Context: an optimization exercise on an open-source flow, tuned for small area. The choices shown serve that exercise and are no tape-out recipe.
Only simulation tests tie the RTL to the original design; equivalence was not proved.
Power is estimated from default activity; no workload was simulated.

`flow/config.mk`:
```
export PLATFORM = sky130hd
export DESIGN_NAME = FrameFormer
export DESIGN_NICKNAME = FrameFormer
export VERILOG_FILES = /design/flow/design.v
export SDC_FILE = /design/flow/constraint.sdc
export NUM_CORES = 8
export LEC_CHECK = 0
export CAP_MARGIN = 20
export CORE_MARGIN = 2
export CORE_UTILIZATION = 40
export SLEW_MARGIN = 20
```
`flow/constraint.sdc`:
```
create_clock -name core_clock -period 6.4 [get_ports {ACLK}]
set_input_delay 1.2800 -clock core_clock [delete_from_list [all_inputs] [get_ports {ACLK}]]
set_output_delay 1.2800 -clock core_clock [all_outputs]
set_load 0.01 [all_outputs]
```
`flow/design.v`:
```
`timescale 1ns / 1ps
module FrameFormerSubordinate # (
    parameter integer MAX_INTERNAL_SPACE = 64,
    parameter integer OUTPUT_WIDTH = 64,
    parameter integer INPUT_WIDTH = 64 
    )(
    input wire ACLK,
    input wire ARESETN,
    input wire [INPUT_WIDTH-1:0] S_AXIS_tdata,
    input wire [7:0] S_AXIS_tkeep,
    input wire S_AXIS_tvalid,
    input wire S_AXIS_tlast,
    output wire S_AXIS_tready,  
    input wire FramerReady,
    input wire FramerTready,
    output wire empty,
    output wire full,
    output wire [OUTPUT_WIDTH-1:0] tempOut,
    output wire [OUTPUT_WIDTH-1:0] Delayed_Data_Transfer,
    output wire [$clog2(MAX_INTERNAL_SPACE):0] FFSTail,
    output wire counterPulseOut
    );
    reg counterPulseOutReg;
    assign counterPulseOut = counterPulseOutReg; 
    (* mem2reg *)  
    reg [INPUT_WIDTH-1:0] tempReg [MAX_INTERNAL_SPACE-1:0];
    reg[$clog2(MAX_INTERNAL_SPACE):0] i;
    reg[$clog2(MAX_INTERNAL_SPACE):0] tail;
    assign S_AXIS_tready = !full; 
    wire InputCondition = S_AXIS_tready & S_AXIS_tvalid;
    wire  OutputCondition = FramerReady;
    reg[OUTPUT_WIDTH-1:0] delayedOut;
    assign Delayed_Data_Transfer = delayedOut; 
    assign FFSTail=tail;
    assign empty = tail == 0; 
    assign full =  tail == MAX_INTERNAL_SPACE;
    assign tempOut=tempReg[0];
    always @ (posedge ACLK)begin
        if(!ARESETN)begin
            tail <= 0;
            for(i=0;i<MAX_INTERNAL_SPACE;i=i+1)begin  
                tempReg[i]<={((OUTPUT_WIDTH)){1'b0}};
            end
            delayedOut<=0;
            counterPulseOutReg<=0;
        end
        else begin
            if(InputCondition & !OutputCondition)begin
                tempReg[tail]<=S_AXIS_tdata;
                tail<=tail+1;
                counterPulseOutReg<=0;
            end
            else if(OutputCondition & !InputCondition)begin
                for (i=0; i<MAX_INTERNAL_SPACE; i++)begin
                    if (i==MAX_INTERNAL_SPACE-1) begin
                      tempReg[i]<= {((OUTPUT_WIDTH)){1'b0}};
                    end
                    else begin
                        tempReg[i]<=tempReg[i+1];
                    end
                end
                if (tail!=0)
                    tail<=tail-1;
                delayedOut<=tempOut;
                  counterPulseOutReg<=1;               
            end
            else if(OutputCondition & InputCondition)begin
                for (i=0; i<MAX_INTERNAL_SPACE; i++)begin
                    if (i==(tail==0 ? 0:tail-1)) begin
                      tempReg[i]<=S_AXIS_tdata;
                    end
                    else if (i==MAX_INTERNAL_SPACE-1 & tail!=MAX_INTERNAL_SPACE-1) begin
                      tempReg[i]<= {((OUTPUT_WIDTH)){1'b0}};
                    end
                    else if (i!=MAX_INTERNAL_SPACE-1) begin
                      tempReg[i]<=tempReg[i+1];
                    end
                end
                if(empty)
                    tail<=tail+1;
                else
                    tail<=tail;
                delayedOut<=tempOut;
                  counterPulseOutReg<=1;
            end
            else begin
                for(i=0;i<MAX_INTERNAL_SPACE;i=i+1)begin  
                    tempReg[i]<=tempReg[i];
                end
                delayedOut<=tempOut;
                counterPulseOutReg<=0;
            end
        end 
    end    
endmodule
`timescale 1ns / 1ps
module FrameFormerManager # (
    parameter integer OUTPUT_WIDTH = 64
    )(
    input wire ACLK,
    input wire ARESETN,
    input wire is_empty,
    input wire is_full,
    output wire FFMready,
    input wire [63:0] Input_Data, 
    output reg [OUTPUT_WIDTH-1:0] M_AXIS_tdata,
    input wire M_AXIS_tready,
    output reg [7:0] M_AXIS_tkeep,
    output reg M_AXIS_tvalid,
    output reg M_AXIS_tlast,
    input wire [47:0] Destination_Address,
    input wire [47:0] Source_Address,
    input wire [15:0] Link_Type,
    input wire [15:0] SyncWord,
    input wire [13:0] Packet_Size,
    output wire [13:0] FFMState,
    output wire counterPulseOut
    );
    reg counterPulseOutReg;
    assign counterPulseOut=counterPulseOutReg;
    reg[13:0] state;
    assign FFMState=state;    
    assign FFMready = (state>1 && state<Packet_Size) && M_AXIS_tready;
   always @ (posedge ACLK)begin
        if(!ARESETN)begin
            state<=0;
            M_AXIS_tlast<=0;
            M_AXIS_tvalid<=0;
        end
        else if(M_AXIS_tready || state==0)begin
            if(state==Packet_Size)begin 
                M_AXIS_tlast<=1;
                state<=state+1;
            end
            else if (state>Packet_Size) begin
                M_AXIS_tvalid<=0;
                M_AXIS_tlast<=0;
                state<=0;
            end
            else if (state!=0 )begin 
                M_AXIS_tvalid<=1;
                state<=state+1;
            end
            else if (state==0 & !is_empty)begin 
                state<=state+1;
                M_AXIS_tvalid<=1;
            end
        end
        else 
            state <= state;
   end
   always @ (posedge ACLK) begin
        if(!ARESETN)begin
            M_AXIS_tdata<=0;
            M_AXIS_tkeep<=0;
            counterPulseOutReg<=0;
        end
        else if(M_AXIS_tready || state==0)begin
            if(state==Packet_Size)begin 
                M_AXIS_tdata <= 64'h5704;
                M_AXIS_tkeep <= 8'h07;
                counterPulseOutReg<=0;
            end            
            else if (state==0 || state>Packet_Size)begin
                M_AXIS_tdata[63:48] <= Source_Address[15:0];
                M_AXIS_tdata[47:0] <= Destination_Address;
                M_AXIS_tkeep <= 8'hFF;
                counterPulseOutReg<=0;
                end
            else if (state==1)begin
                M_AXIS_tdata[63:48] <= SyncWord;
                M_AXIS_tdata[47:32] <= Link_Type;
                M_AXIS_tdata[31:0] <= Source_Address[47:16];
                M_AXIS_tkeep <= 8'hFF;
                counterPulseOutReg<=0;
                end
            else if (state>1 & state<Packet_Size)begin
                M_AXIS_tdata <= Input_Data;
                M_AXIS_tkeep <= 8'hFF;
                counterPulseOutReg<=1;
            end
        end
        else begin
            M_AXIS_tdata <= M_AXIS_tdata; 
            counterPulseOutReg<=0;
        end
    end
endmodule
`timescale 1ns / 1ps
module FrameFormer # (
    parameter integer MAX_INTERNAL_SPACE = 64,
    parameter integer OUTPUT_WIDTH = 64,
    parameter integer INPUT_WIDTH = 64 
    )
   (
    input wire ACLK,
    input wire ARESETN,
    input wire [INPUT_WIDTH-1:0] S_AXIS_tdata,
    output wire S_AXIS_tready,
    input wire [7:0] S_AXIS_tkeep,
    input wire S_AXIS_tvalid,
    input wire S_AXIS_tlast,
    output wire [OUTPUT_WIDTH-1:0] M_AXIS_tdata,
    input wire M_AXIS_tready,
    output wire [7:0] M_AXIS_tkeep,
    output wire M_AXIS_tvalid,
    output wire M_AXIS_tlast,
    input wire [47:0] Destination_Address,
    input wire [47:0] Source_Address,
    input wire [15:0] Link_Type,
    input wire [15:0] SyncWord,
    input wire [13:0] Packet_Size
    );
    wire Framer_Ready;
    wire Input_Buffer_Full;
    wire Input_Buffer_Empty;
    wire [63:0] Data_Transfer;
    wire [63:0] Delayed_Data_Transfer;
    wire FFMisReady;
    wire [13:0] FFMState;
    wire FFSisFull;
    wire FFSisEmpty;
    wire [$clog2(MAX_INTERNAL_SPACE):0] FFSTail;
    wire [INPUT_WIDTH-1:0] FFSFFM_Data_Transfer;
    wire [INPUT_WIDTH-1:0] FFSFFM_delayed_Transfer;
    wire counterPulseOutFFS;
    wire counterPulseOutFFM;
    assign FFMisReady = Framer_Ready;
    assign FFSisFull = Input_Buffer_Full;    
    assign FFSisEmpty = Input_Buffer_Empty;
    assign FFSFFM_Data_Transfer = Data_Transfer;
    assign FFSFFM_delayed_Transfer = Delayed_Data_Transfer;
    FrameFormerSubordinate # (
    .INPUT_WIDTH(INPUT_WIDTH),
    .MAX_INTERNAL_SPACE(MAX_INTERNAL_SPACE),
    .OUTPUT_WIDTH(OUTPUT_WIDTH)
    )FFS(
        .ACLK(ACLK),
        .ARESETN(ARESETN),
        .S_AXIS_tdata(S_AXIS_tdata),
        .S_AXIS_tready(S_AXIS_tready),
        .S_AXIS_tkeep(S_AXIS_tkeep),
        .S_AXIS_tvalid(S_AXIS_tvalid),
        .S_AXIS_tlast(S_AXIS_tlast),
        .FramerReady(Framer_Ready),
        .empty(Input_Buffer_Empty),
        .full(Input_Buffer_Full),
        .tempOut(Data_Transfer),
        .FramerTready(M_AXIS_tready),
        .FFSTail(FFSTail),
        .Delayed_Data_Transfer(Delayed_Data_Transfer),
        .counterPulseOut(counterPulseOutFFS)
    );
    FrameFormerManager #(
    .OUTPUT_WIDTH(OUTPUT_WIDTH)
    ) FFM(
        .ACLK(ACLK),
        .ARESETN(ARESETN),
        .M_AXIS_tdata(M_AXIS_tdata),
        .M_AXIS_tready(M_AXIS_tready),
        .M_AXIS_tkeep(M_AXIS_tkeep),
        .M_AXIS_tvalid(M_AXIS_tvalid),
        .M_AXIS_tlast(M_AXIS_tlast),
        .FFMready(Framer_Ready),
        .is_empty(Input_Buffer_Empty),
        .is_full(Input_Buffer_Full),
        .Packet_Size(Packet_Size),
        .Destination_Address(Destination_Address),
        .Source_Address(Source_Address),
        .Link_Type(Link_Type),
        .SyncWord(SyncWord),
        .Input_Data(Data_Transfer),
        .FFMState(FFMState),
        .counterPulseOut(counterPulseOutFFM)
    );
endmodule
```
`flow/run.sh`:
```
#!/bin/bash
# synth_recipe.tcl (not shown) runs the flow's synth.tcl, then flattens the netlist and writes it again
# the make line also repeats each setting of config.mk as NAME=value (left out here)
make -C /OpenROAD-flow-scripts/flow DESIGN_CONFIG=/design/flow/config.mk WORK_HOME=/design/flow/orfs CLKGATE_MAP_FILE= SYNTH_SCRIPT=/design/flow/synth_recipe.tcl finish
```
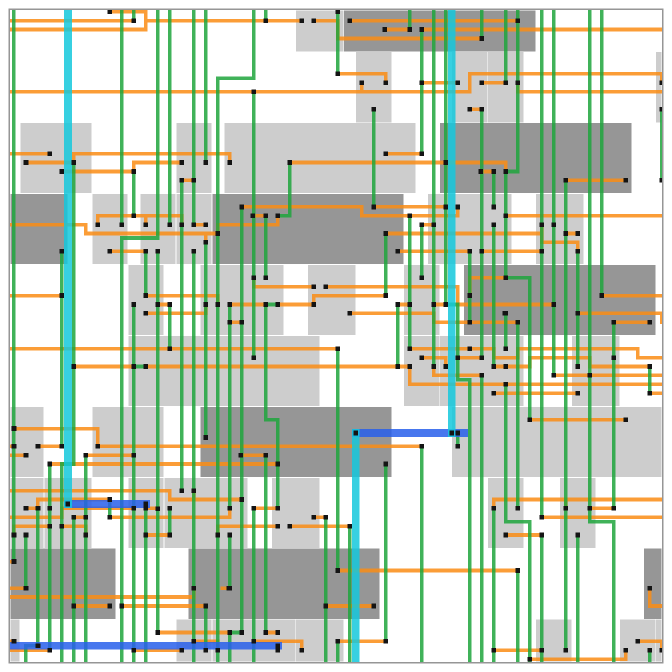
closeup.png
Window x 507 to 532, y 507 to 532 um. Cells in gray, sequential cells in the stronger gray; small squares are vias.
- cyan: M4
- orange: M1
- blue: M3
- green: M2
- sequential cells in the window: 7
- netlist names of flops here include: FFS.tempReg (7)
- most frequent: nand2_1 (16), dfxtp_1 (7), nor3_1 (7)
- cells with their middle in the window: 41

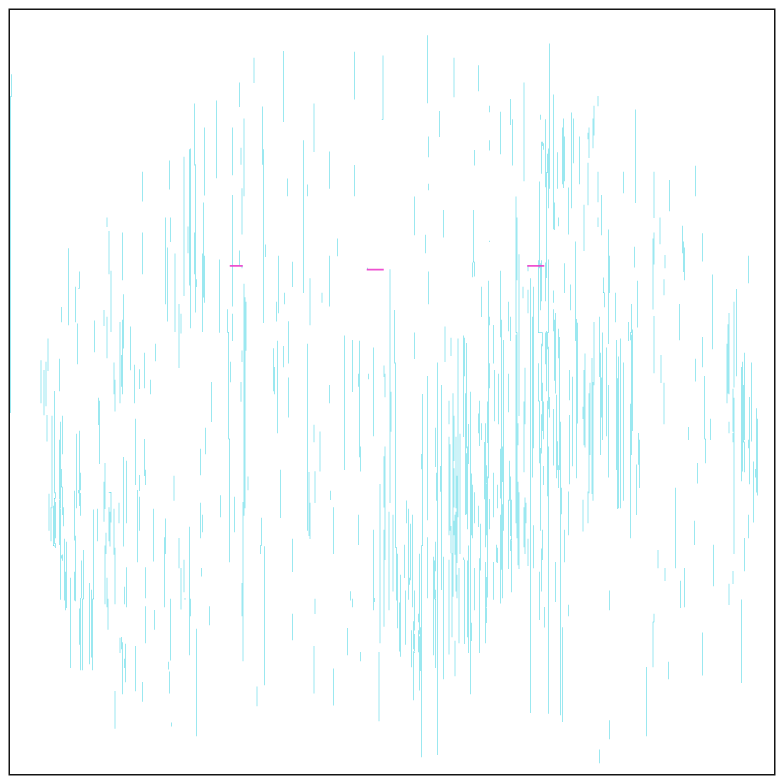
layers.png
Only two layers are drawn.
- cyan: M4 (wire length 30.2 mm)
- magenta: M5 (wire length 37.7 um)
Post-Route WL: 685500 um
total track usage: 27.06%
post-DR wirelength/cell: 25.10 um

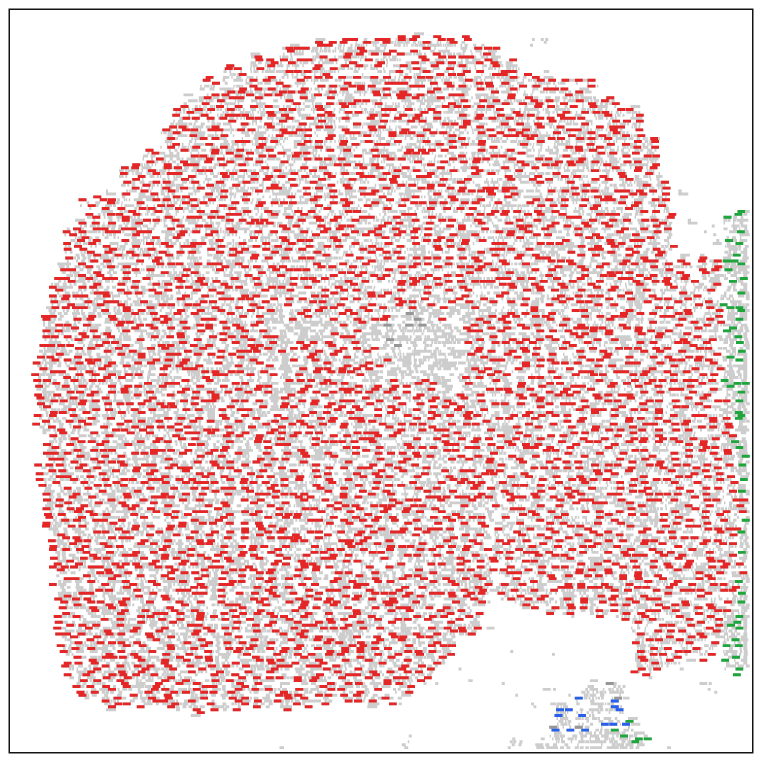
ff_map.png
Other sequential cells in the stronger gray, the rest of the logic in the fainter gray.
- green: FFM.M_AXIS_tdata (flops 64)
- blue: FFM.state (flops 14; where lower right)
- red: FFS.tempReg (flops 4096; where widely spread)
- not colored: 11
Register Area: 83780 um2
Post-Route Utilization: 45.51%
sequential share of cell area: 39.03%
Seq power: 0.0358 W

==> metrics.yaml <==
pg_comb_w: 0.0311
met3WireLength_um: 54100
io_pins: 294
initial_utilization_pct: 40.21
drtIter0Drc: 18770
synth_xor_area_share_pct: 0.08708
status: "no timing/DRC/antenna violations"
clock_latency_ps: 1020
crit_buf_inv: 5
dp.cells: 26490
synth_top_family_by_area: "compound AO/OA/AOI/OAI gates"
ctsHoldBuffers: 0
critPathCapture: "FFS.tempReg[17][35]"
cts_buffer_depth: 4
holdPathStages: 2
fin_setup_tns_ps: 0
design.seq.count: 4185
cts_made_buffers: 451
holdCritStartpoint: "FFS.tempReg[35][38]"
placed_area_um2: 199600
place_congestion: 0.8578
slew_headroom_pct: 16.36
p_per_area_nw_per_um2: 436.3
final_cell_mix: "nand2_1, dfxtp_1, nor3_1"
h-tree-depth: 5
final-clk-cell-share_pct: 6.985
rsz0062_at_grt: "no"
largest_reg_flops: 4096
post-route-min-period_ps: 5375
use_met1_pct: 37.44
grt_first_pass_wirelength_um: 1039000
multi_input_area_um2: 95520
power.switching_w: 0.03379
die_area_um2: 479700
layout_commonest_cell: "nand2_1"
postSynthCellCount: 22160
antenna_left: 0
internal-power_w: 0.05987
clkPwrFrac_pct: 28.5
synth_top_cell_by_area: "dfxtp_1"
syn2layout_area_growth_pct: 13.18
finalMaxSlewViolations: 0
nMultiInputCombCells: 14990
yosysUniqueCellTypes: 79
hold_slack_ps: 453.7
tightest_slew_ps: 1252
grt_overflow: 0
rows: 252
synth-main-ff-cell: "dfxtp_1"
first_pass_iters: 6
cts_tree: "done"
first_global_vias: 161000
clock_sinks: 4185
fp.dieW_um: 692.6
hpwlAfterDp_um: 424000

==> re-timing with driven ports <==
In the flow no input, the clock included, has a driving cell. The finished layout below was timed again as built, in two steps. Step 1 (the two cells are an assumption about what drives the block):
set clk [get_ports {ACLK}]
set_driving_cell -lib_cell sky130_fd_sc_hd__clkbuf_16 $clk
set_driving_cell -lib_cell sky130_fd_sc_hd__buf_2 [delete_from_list [all_inputs] $clk]
Step 2, shift: input delay + t, output delay - t, t = (earliest + latest rising clock arrival at the registers) / 2. This alone moves slack from input paths to output paths. Slacks: ideal ports / drivers / drivers and shift; pairs: ideal ports / drivers.
shift t [ns]: 1.106
slack for setup (ns): 1.025 / 1.025 / 0.304
worst register clock-pin slew, ns: 0.07 / 0.07
After both steps setup and hold are still met in this run. The setup slack of this run moves by 0.000 ns with the drivers and by -0.721 ns with both steps.
